Background: an optimization exercise with open tools, aiming at small area. Do not read the settings as production practice. RTL that was checked went through simulation tests only; none was proved equivalent to the original. Not every run is shown, and edits may drop behaviour that the tests do not exercise. The RTL of run 1 was laid out without a check of its function.

==> flow/design.v, too long to show whole: its modules and the start of the top module <==
// module dglk_filt_core: 1648 lines
// module dglk_filt_add: 8 lines
// module dglk_fa: 4 lines
// module dglk_ha: 4 lines
// module dglk_ppb: 3 lines
// module dglk_ppbn: 3 lines
// module dglk_pid_sum: 479 lines
// module dglk_pid_core: 2266 lines
// module DgLk_LockChannel: 76 lines
module DgLk_LockChannel (
    input  wire        i_clkp,
    input  wire        i_rstn,
    input  wire [15:0] i_a0,      
    input  wire [15:0] i_adc,     
    input  wire [15:0] i_rt,      
    input  wire [15:0] i_k0,      
    input  wire [15:0] i_k1,      
    input  wire [15:0] i_k2,      
    input  wire [4:0]  i_shift,   
    input  wire [31:0] i_min,     
    input  wire [31:0] i_max,     
    output wire [15:0] o_filt,    
    output wire [31:0] o_ut       
);
  // ...
==> flow/flow/run.sh <==
#!/bin/bash
# Layout with the standard flow (standard.sh) and its unchanged synthesis, with one step
# added between synthesis and floorplan: downsize.py sets every combinational cell of the
# synthesized netlist to the smallest drive strength of its family (ABC's speed script sizes
# cells up before placement); the flow's own repair steps size up what timing needs.
# make's output is in flow_*.log here; each tool's log is in orfs/logs/.
set -euo pipefail
PORTS=()
if [[ -f flow/ports_buf1 ]]; then PORTS=("BUFFER_PORTS_ARGS=-buffer_cell sky130_fd_sc_hd__buf_1"); fi
bash standard.sh synth > flow_synth.log 2>&1
R=orfs/results/${FLOW_PLATFORM}/DgLk_LockChannel/base
python3 flow/downsize.py "$FLOW_HOME/platforms/${FLOW_PLATFORM}/lib/sky130_fd_sc_hd__tt_025C_1v80.lib" \
  "$R/1_2_yosys.v" > flow_downsize.log 2>&1
bash standard.sh "${PORTS[@]}" finish > flow_finish.log 2>&1
==> flow/flow/downsize.py <==
#!/usr/bin/env python3
"""Rewrites a synthesized netlist so that each combinational cell uses the
smallest-area drive strength of its family (same function, same pins).
Flip-flops, buffers and clock cells are left alone; the flow's timing repair
sizes up whatever needs it.  usage: downsize.py LIB NETLIST"""
import re, sys

lib, net = sys.argv[1], sys.argv[2]
text = open(lib).read()
area = {}
for m in re.finditer(r'cell \("(sky130_fd_sc_hd__\w+)"\)\s*\{', text):
    nxt = text.find('cell (', m.end())
    a = re.search(r'area\s*:\s*([\d.]+)', text[m.end():nxt if nxt > 0 else len(text)])
    if a:
        area[m.group(1)] = float(a.group(1))
dont = {'probe', 'lpflow'}
fam = {}
for c, a in area.items():
    m = re.match(r'(sky130_fd_sc_hd__[a-z0-9]+)_(\d+)$', c)
    if not m or any(d in c for d in dont):
        continue
    fam.setdefault(m.group(1), []).append((a, c))
keep = re.compile(r'sky130_fd_sc_hd__(df|sdf|edf|dl|buf|clk|conb|tap|fill|decap|bufbuf|bufinv|dly)')
s = open(net).read()
count = {}
def repl(m):
    c = m.group(0)
    f = re.match(r'(sky130_fd_sc_hd__[a-z0-9]+)_(\d+)$', c)
    if not f or keep.match(c) or f.group(1) not in fam:
        return c
    best = min(fam[f.group(1)])[1]
    if area.get(best, 1e9) < area.get(c, 0):
        count[(c, best)] = count.get((c, best), 0) + 1
        return best
    return c
s = re.sub(r'\bsky130_fd_sc_hd__[a-z0-9]+_\d+\b', repl, s)
open(net, 'w').write(s)
for (a, b), n in sorted(count.items()):
    print('%5d %s -> %s' % (n, a, b))
==> flow/flow/ports_buf1 <==
1
==> flow/standard.sh <==
#!/bin/bash
# synth_recipe.tcl (not shown) runs the flow's synth.tcl, then flattens the netlist and writes it again
# the make line also repeats each setting of config.mk as NAME=value (left out here)
make -C /OpenROAD-flow-scripts/flow DESIGN_CONFIG=/design/flow/config.mk WORK_HOME=/design/flow/orfs CLKGATE_MAP_FILE= SYNTH_SCRIPT=/design/flow/synth_recipe.tcl "${@:-finish}"
==> flow/config.mk <==
export PLATFORM = sky130hd
export DESIGN_NAME = DgLk_LockChannel
export DESIGN_NICKNAME = DgLk_LockChannel
export VERILOG_FILES = /design/flow/design.v
export SDC_FILE = /design/flow/constraint.sdc
export NUM_CORES = 4
export LEC_CHECK = 0
export CAP_MARGIN = 5
export CORE_MARGIN = 2
export CORE_UTILIZATION = 70
export CTS_BUF_LIST = sky130_fd_sc_hd__clkbuf_8
export CTS_CLUSTER_DIAMETER = 60
export CTS_CLUSTER_SIZE = 16
export PLACE_DENSITY = 0.8
export SLEW_MARGIN = 5
export SYNTH_HIERARCHICAL = 1
export SYNTH_MINIMUM_KEEP_SIZE = 0
==> flow/constraint.sdc <==
create_clock -name core_clock -period 5.5 [get_ports {i_clkp}]
set_input_delay 1.1000 -clock core_clock [delete_from_list [all_inputs] [get_ports {i_clkp}]]
set_output_delay 1.1000 -clock core_clock [all_outputs]
set_load 0.01 [all_outputs]
Fig. 1: run 1, ports around the boundary
The bar under the picture is 100 um long. Pins as bars across the die edge, other pins in gray.
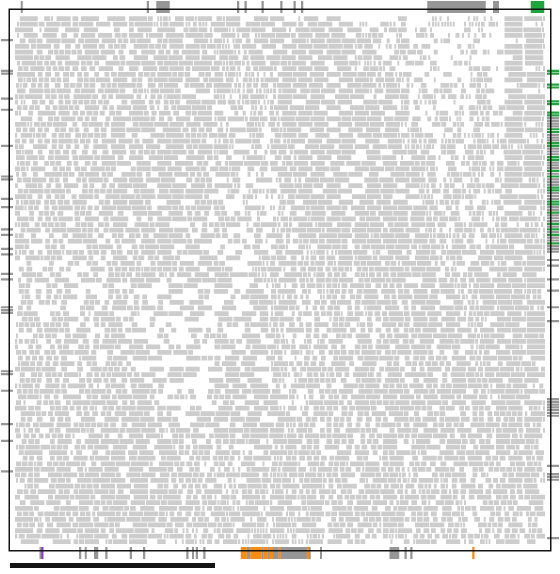
- i_a0: orange (pins 16; direction input; edge bottom)
- i_clkp: purple (pins 1; direction input; edge bottom)
- o_ut: green (pins 32; direction output; edge 25 right, 7 top)
- all pins by edge: 75 right, 59 bottom, 56 top, 25 left

Fig. 2: run 1, placement by cell class
Fill, decap, tap and diode cells in gray.
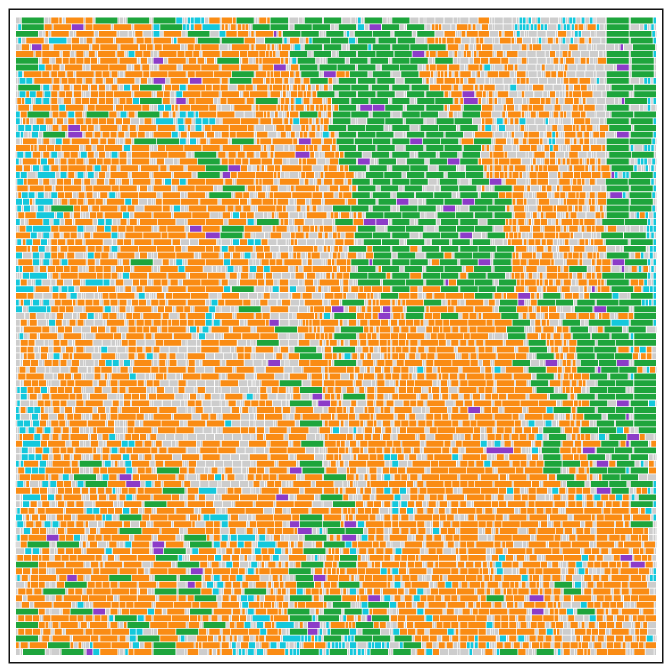
- sequential cells: green (cells 580)
- clock drivers and dummy loads: purple (cells 92)
- remaining buffers and delay cells: cyan (cells 562)
- remaining logic cells: orange (cells 3371)

Fig. 3: run 1, path with the least slack
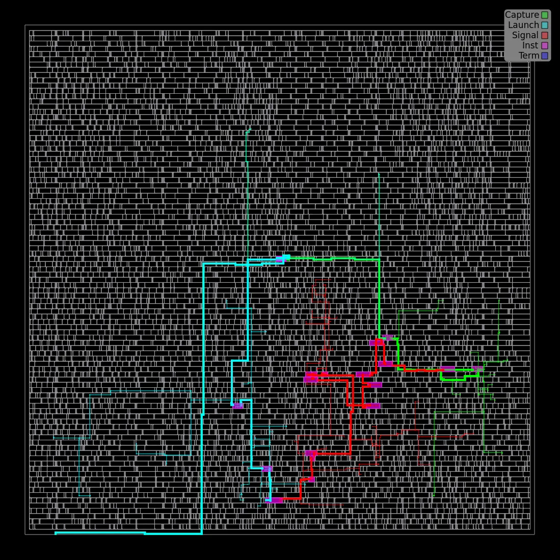
Final Core Density: 0.783
post-route setup slack: 253 ps
Cell Count, Final, Fillers Out: 5486

==> notes.md, run 1 <==
* Status: complete, no violations
* Endpoints failing hold at 0
* Initial drt markers at 4055
* Slowest-stage cell, CP: dfxtp_4
* Syn_area_per_cell at 11.4 um2
* Largest net degree at the start of global routing at 120
* Core area at 0.0670 mm2
* GP Congestion at 0.991
* Crit. End Element: register
* Final Setup Violations at 0
* Root Buffer: clkbuf_8
* DP Area at 0.0513 mm2
* Most frequent CP cell: fa_1
* Layout cells sized above 1 at 0.122
* Min-delay worst type: input port to asynchronous set/reset pin
* Area Growth Syn to Fin at 10.9%
* Worst path arrival time at 5830 ps
* R2r setup slk at 250 ps
* Crit. path cell count at 12
* Period minus WS final at 5250 ps
* Post-Synthesis Cell Area at 0.0473 mm2
* Die height at 264 um
* Die area at 0.0697 mm2
* Std cell rows at 95
* # resized after CTS at 0
* Top Ports at 215
* CTS Buf Count at 55
* Nets at 5607
* Clk_skew at 55.7 ps
* Initial Utilization at 0.706
* Req. time, crit path at 6080 ps
* Wire length per cell after detailed routing at 25.4 um
* First-pass GRT wire length at 215000 um
* Syn. warnings at 7
* Reg clk slew, reported paths at 100 ps
* Drt pass-1 iters at 9
* Critical Path Start Type: register
* Worst slew pin tran at 1030 ps
* GRT Util Overall at 0.402
* Post-CTS Setup Inserts at 0
* Die Wd at 264 um
* TritonCTS Sinks at 580
* Final period utilization at 0.954
* Vias in the first global route at 37653
* Most frequent cells in the layout: 671 x xnor2_1, 645 x fa_1, 642 x a22oi_1, 379 x dfxtp_1, 327 x buf_4
* Syn Nets at 5172
* Sum Neg Setup Slack at 0 ps
* Final WL at 139000 um
* Vias at 35839
* Finished layout cell area at 0.0525 mm2
* Setup Crit Path Kind: register to register
* Hold-fix buffers at CTS at 0
* CP max stage delay at 680 ps
* Worst hold margin at 285 ps
* Antenna Nets Post-Route at 0
* CP Max Fanout at 24
* Max Root-Sink Buffers at 3
* Commonest non-fill, non-tap cell in the layout: xnor2_1
==> run 1: metrics by stage <==
step	utilization
2_1_floorplan	-
3_3_place_gp	0.765
3_5_place_dp	0.765
4_1_cts	0.782
5_1_grt	0.783
6_report	0.783
==> run 1: layout make-up <==
| type | count | area (um2) |
|---|---|---|
| antenna | 8 | 20.0 |
| clock inverter | 37 | 382 |
| clock buffer | 55 | 757 |
| sequential | 580 | 12600 |
| timing repair buffer | 562 | 3700 |
| tap | 873 | 1090 |
| multi-input combinational | 3157 | 33100 |
| inverter | 214 | 818 |
| fill | 4355 | 14600 |
==> run 1: layer usage <==
metal | vias to the layer above | share of wire | global-route usage
met5 | - | 0 | 0
met4 | 0 | 0.052 | 0.202
met3 | 510 | 0.10 | 0.0800
met2 | 2293 | 0.48 | 0.665
met1 | 17738 | 0.37 | 0.507
li1 | 15298 | - | -
Fig. 4: run 1, signal wires on met3
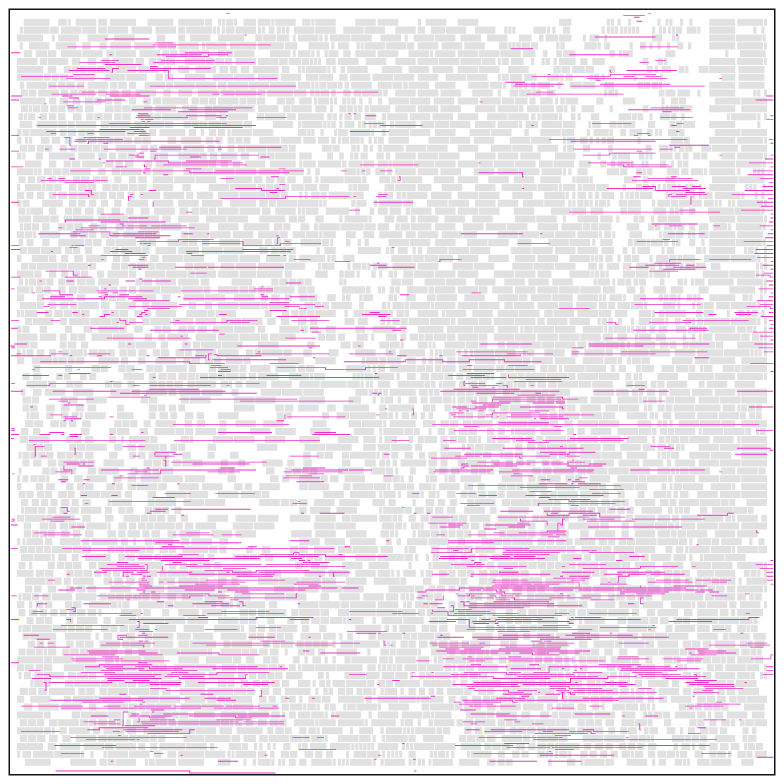

==> run 1 -> run 2 <==
--- a/flow/design.v
+++ b/flow/design.v
@@ -4458,7 +4458,7 @@
 reg  [31:0] d1, d2, d3, d4, d5, d6, d7, d8;    
 reg  [31:0] r1, r2;                  
 wire [31:0] fs_n, fc_n;
-dglk_pid_core u_pid (.e0(i_k0), .e1(i_k1), .e2(i_k2), .k0(e1), .k1(e2), .k2(e3),
+dglk_pid_core u_pid (.e0(e1), .e1(e2), .e2(e3), .k0(i_k0), .k1(i_k1), .k2(i_k2),
                      .fs(fs), .fc(fc), .fs_n(fs_n), .fc_n(fc_n));
 wire [31:0] f;
 dglk_pid_sum u_psum (.fs(fs), .fc(fc), .f(f));
Fig. 5: run 2, signal wires on met3
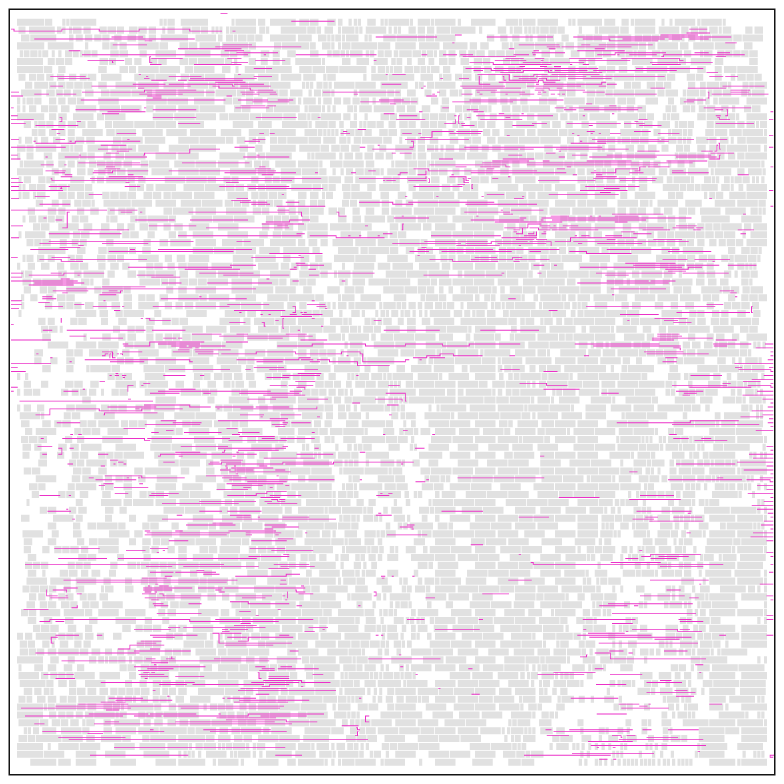
- nets with wire on the layer: 755
- share of all routed wire: 9.7%
- main direction: horizontal
- wire length on this layer: 13200 um

Fig. 6: run 2, ports around the boundary
The bar under the picture is 100 um long. Pins as bars across the die edge, other pins in gray.
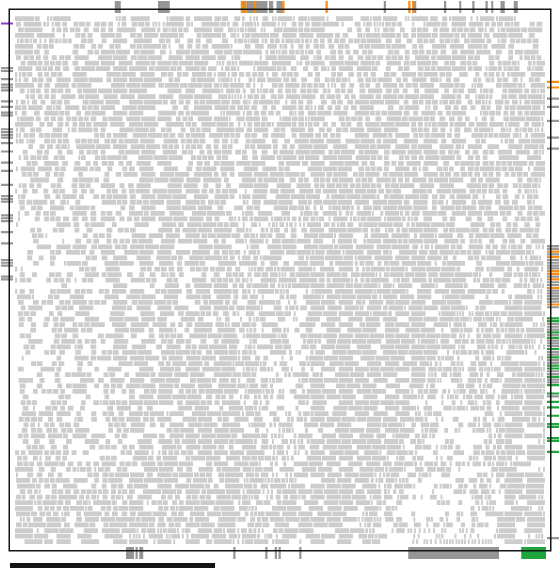
- i_a0: orange (pins 16; direction input; edge 9 right, 7 top)
- i_clkp: purple (pins 1; direction input; edge left)
- o_ut: green (pins 32; direction output; edge 19 right, 13 bottom)
- all pins by edge: 73 bottom, 66 right, 43 top, 33 left

Fig. 7: run 2, placement density heat map
The bar under the picture is 100 um long. 26 x 26 tiles, from black (low) to pale yellow (high), 0 to 100% covered.
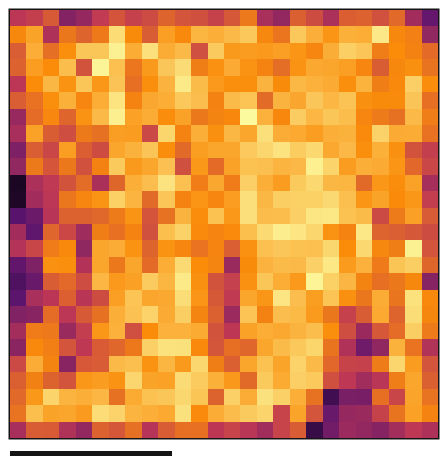
- tiles over 75% full: 52%
- mean over tiles: 72%
- fullest tile: 99%

==> run 2 against run 1 <==
Against the previous run:
- critical path depth down 1
- global-route usage down 0.78 points
- synthesized area unchanged
- clock-buffer cell count up 1
- largest cell class unchanged
==> notes.md, run 2 <==
* Syn. warnings at 7
* Finished layout cell area at 0.0512 mm2
* DP Area at 0.0501 mm2
* Syn_area_per_cell at 11.4 um2
* Final Core Density at 0.764
* Core area at 0.0670 mm2
* Req. time, crit path at 6090 ps
* Status: complete, no violations
* Die area at 0.0697 mm2
* Max Root-Sink Buffers at 3
* Final Setup Violations at 0
* Hold-fix buffers at CTS at 0
* Period minus WS final at 5320 ps
* Final WL at 136000 um
* Commonest non-fill, non-tap cell in the layout: xnor2_1
* Most frequent cells in the layout: 670 x xnor2_1, 645 x fa_1, 642 x a22oi_1, 379 x dfxtp_1, 230 x buf_4
* Layout cells sized above 1 at 0.0925
* Area Growth Syn to Fin at 8.29%
* Setup Crit Path Kind: register to register
* Initial Utilization at 0.706
* Worst path arrival time at 5900 ps
* Critical Path Start Type: register
* Vias in the first global route at 36510
* Post-Synthesis Cell Area at 0.0473 mm2
* Nets at 5499
* Initial drt markers at 4122
## run 2: critical path, cell delays in order (launching register included)
cell and delay, ps:
dfrtp_2 420, nand2_1 70, o21ai_1 880, a22oi_1 200, xnor2_1 200, fa_1 500, fa_1 550, fa_1 470
fa_1 500, fa_1 440, fa_1 530, fa_1 410
## run 2: layout make-up
class / count / area share
Clock buffer: 56 / 0.0150
Tap cell: 873 / 0.0213
Antenna cell: 3 / 0.000147
Sequential cell: 580 / 0.246
Inverter: 214 / 0.0160
Multi-Input combinational cell: 3158 / 0.641
Clock inverter: 35 / 0.00679
Timing Repair Buffer: 454 / 0.0534
## run 2: metrics by stage
step,TNS [ps],hold slack [ps],worst slack (ps)
finish,0,316,182
floorplan,0,310,2.12
CTS,0,320,251
detailed placement,-26.4,312,-12.6
global placement,0,309,26.7
global route,-29.1,331,-29.1
Fig. 8: run 2, path with the least slack
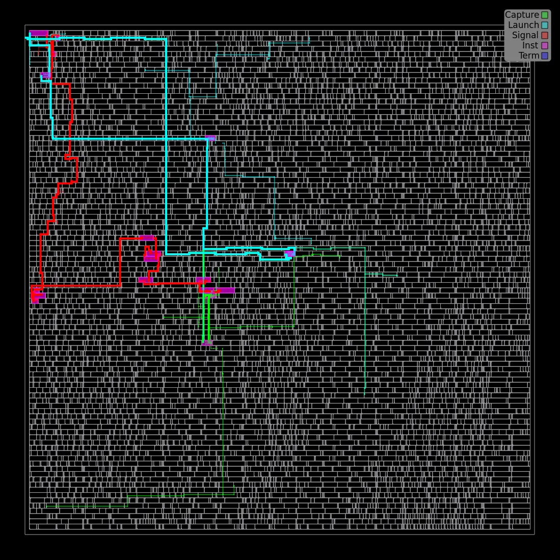

==> run 2 -> run 3 <==
--- a/flow/config.mk
+++ b/flow/config.mk
@@ -10,7 +10,7 @@
 export CORE_UTILIZATION = 70
 export CTS_BUF_LIST = sky130_fd_sc_hd__clkbuf_8
 export CTS_CLUSTER_DIAMETER = 60
-export CTS_CLUSTER_SIZE = 16
+export CTS_CLUSTER_SIZE = 20
 export PLACE_DENSITY = 0.8
 export SLEW_MARGIN = 5
 export SYNTH_HIERARCHICAL = 1
Fig. 9: run 3, path with the least slack
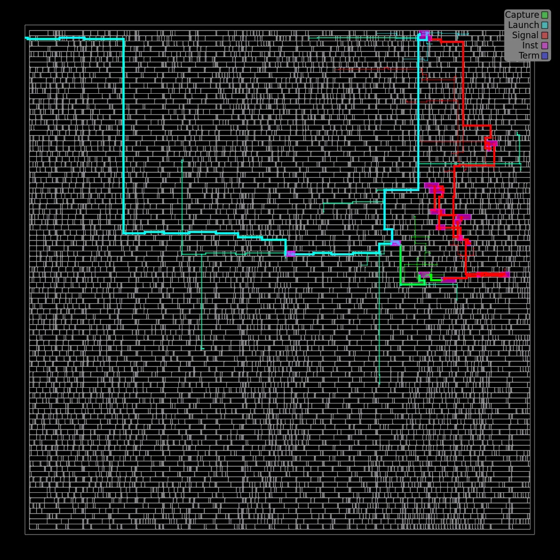
Sum Neg Setup Slack: 0 ps
Cell Count, Final, Fillers Out: 5367
Final Core Density: 0.764
post-route setup slack: 244 ps
Period minus WS final: 5260 ps

Fig. 10: run 3, placement density heat map
The bar under the picture is 100 um long. 26 x 26 tiles, from black (low) to pale yellow (high), 0 to 100% covered.
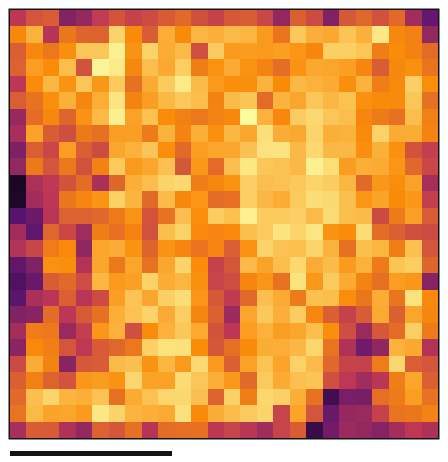
Initial Utilization: 0.706
core area: 0.0670 mm2

Fig. 11: run 3, ports around the boundary
The bar under the picture is 100 um long. Pins as bars across the die edge, other pins in gray.
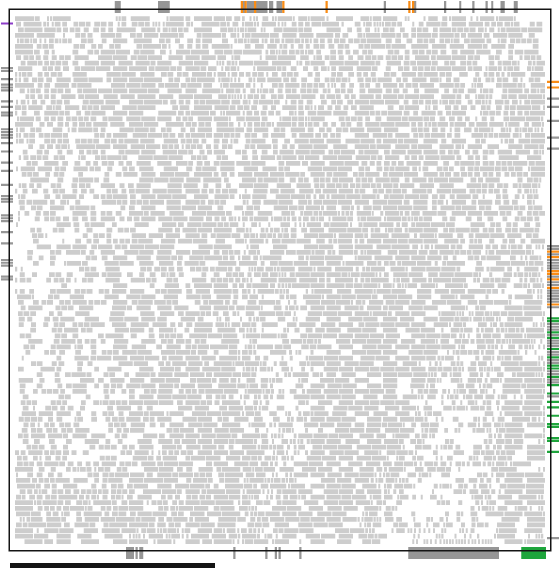
- i_clkp: purple (pins 1; direction input; edge left)
- i_a0: orange (pins 16; direction input; edge 9 right, 7 top)
- o_ut: green (pins 32; direction output; edge 19 right, 13 bottom)

==> run 3 against run 2 <==
Against the previous run:
- critical path type unchanged
- via count down 0.25%
- global-route usage up 0.20 points
- synthesized cell count unchanged
- critical endpoint is now rb[0]
==> notes.md, run 3 <==
* Die Wd at 264 um
* Status: complete, no violations
* Syn_area_per_cell at 11.4 um2
* # resized after CTS at 0
* GRT Util Overall at 0.396
* Final Setup Violations at 0
* Vias in the first global route at 36714
* TritonCTS Sinks at 580
* Post-CTS Setup Inserts at 0
* CTS Buf Count at 49
* Nets at 5494
* Layout cells sized above 1 at 0.0918
* Req. time, crit path at 6110 ps
* Initial drt markers at 4020
* Critical Path Start Type: register
* Drt pass-1 iters at 11
* Most frequent cells in the layout: 670 x xnor2_1, 645 x fa_1, 642 x a22oi_1, 379 x dfxtp_1, 230 x buf_4
* Max Root-Sink Buffers at 3
* Die height at 264 um
* Top Ports at 215
* Std cell rows at 95
* Worst path arrival time at 5870 ps
* Min-delay worst type: register to register
* First-pass GRT wire length at 212000 um
* Metal2 WL at 66000 um
* Final period utilization at 0.956
* Crit. End Element: register
* GP Congestion at 0.984
* Met2 Use GR at 0.656
* Root Buffer: clkbuf_8
* Highest routed layer: met4
* Largest net degree at the start of global routing at 109
* Die area at 0.0697 mm2
* Area Growth Syn to Fin at 8.28%
* Syn Nets at 5172
* CP Max Fanout at 13
* Antenna Nets Post-Route at 0
* R2r setup slk at 240 ps
* GR Layer Usage met1 at 0.500
* Worst hold margin at 301 ps
[run 3: cell type report]
cell class,instances,area (um2)
Timing Repair Buffer,454,2740
Multi-Input combinational cell,3158,32800
Clock buffer,49,674
Fill cell,4524,15800
Sequential cell,580,12600
Antenna cell,4,10.0
Inverter,214,818
Clock inverter,35,439
Tap cell,873,1090
[run 3: through the flow]
step | area (um2) | TNS, ps
6_report | 51200 | 0
5_1_grt | 51200 | 0
4_1_cts | 51200 | 0
3_5_place_dp | 50100 | -26.4
3_3_place_gp | 50100 | 0
2_1_floorplan | 47500 | 0
[run 3: critical path, cell delays in order, from the launching register on]
cell and delay (ps):
dfxtp_1 680, nand2_1 300, o21ai_4 570, a22oi_1 170, xnor2_1 180, fa_1 430, fa_1 400, fa_1 510
fa_1 440, ha_1 330, o22ai_1 140, nor3_1 280, or3b_2 460, o21ai_0 250

afterwards: timing with drivers on the ports:
Ports are ideal in the flow. The routed layouts listed here were re-timed in OpenROAD. Step 1 (the two cells are an assumption about what drives the block):
set clk [get_ports {i_clkp}]
set_driving_cell -lib_cell sky130_fd_sc_hd__clkbuf_16 $clk
set_driving_cell -lib_cell sky130_fd_sc_hd__buf_2 [delete_from_list [all_inputs] $clk]
Step 2 times the ports against the registers' clock, not the clock port: input delays grow and output delays shrink by t, the midpoint of the rising clock arrivals with the driver on. Three values: ideal ports, drivers, drivers and shift; two values: the first two.
| run | shift t [ns] | slack for setup (ns) | worst hold slack (ns) | pins driven straight from the clock port |
|---|---|---|---|---|
| run 1 | 0.787 | 0.253 / 0.253 / -0.305 | 0.285 / 0.248 / 0.312 | 1 |
| run 2 | 0.778 | 0.182 / 0.182 / -0.172 | 0.316 / 0.316 / 0.316 | 1 |
| run 3 | 0.760 | 0.244 / 0.244 / -0.130 | 0.301 / 0.301 / 0.301 | 1 |
Met with ideal ports but missed after step 2: setup timing in every run listed. For run 1, which loses most, drivers alone change the setup slack by 0.000 ns; drivers and shift together by -0.558 ns.
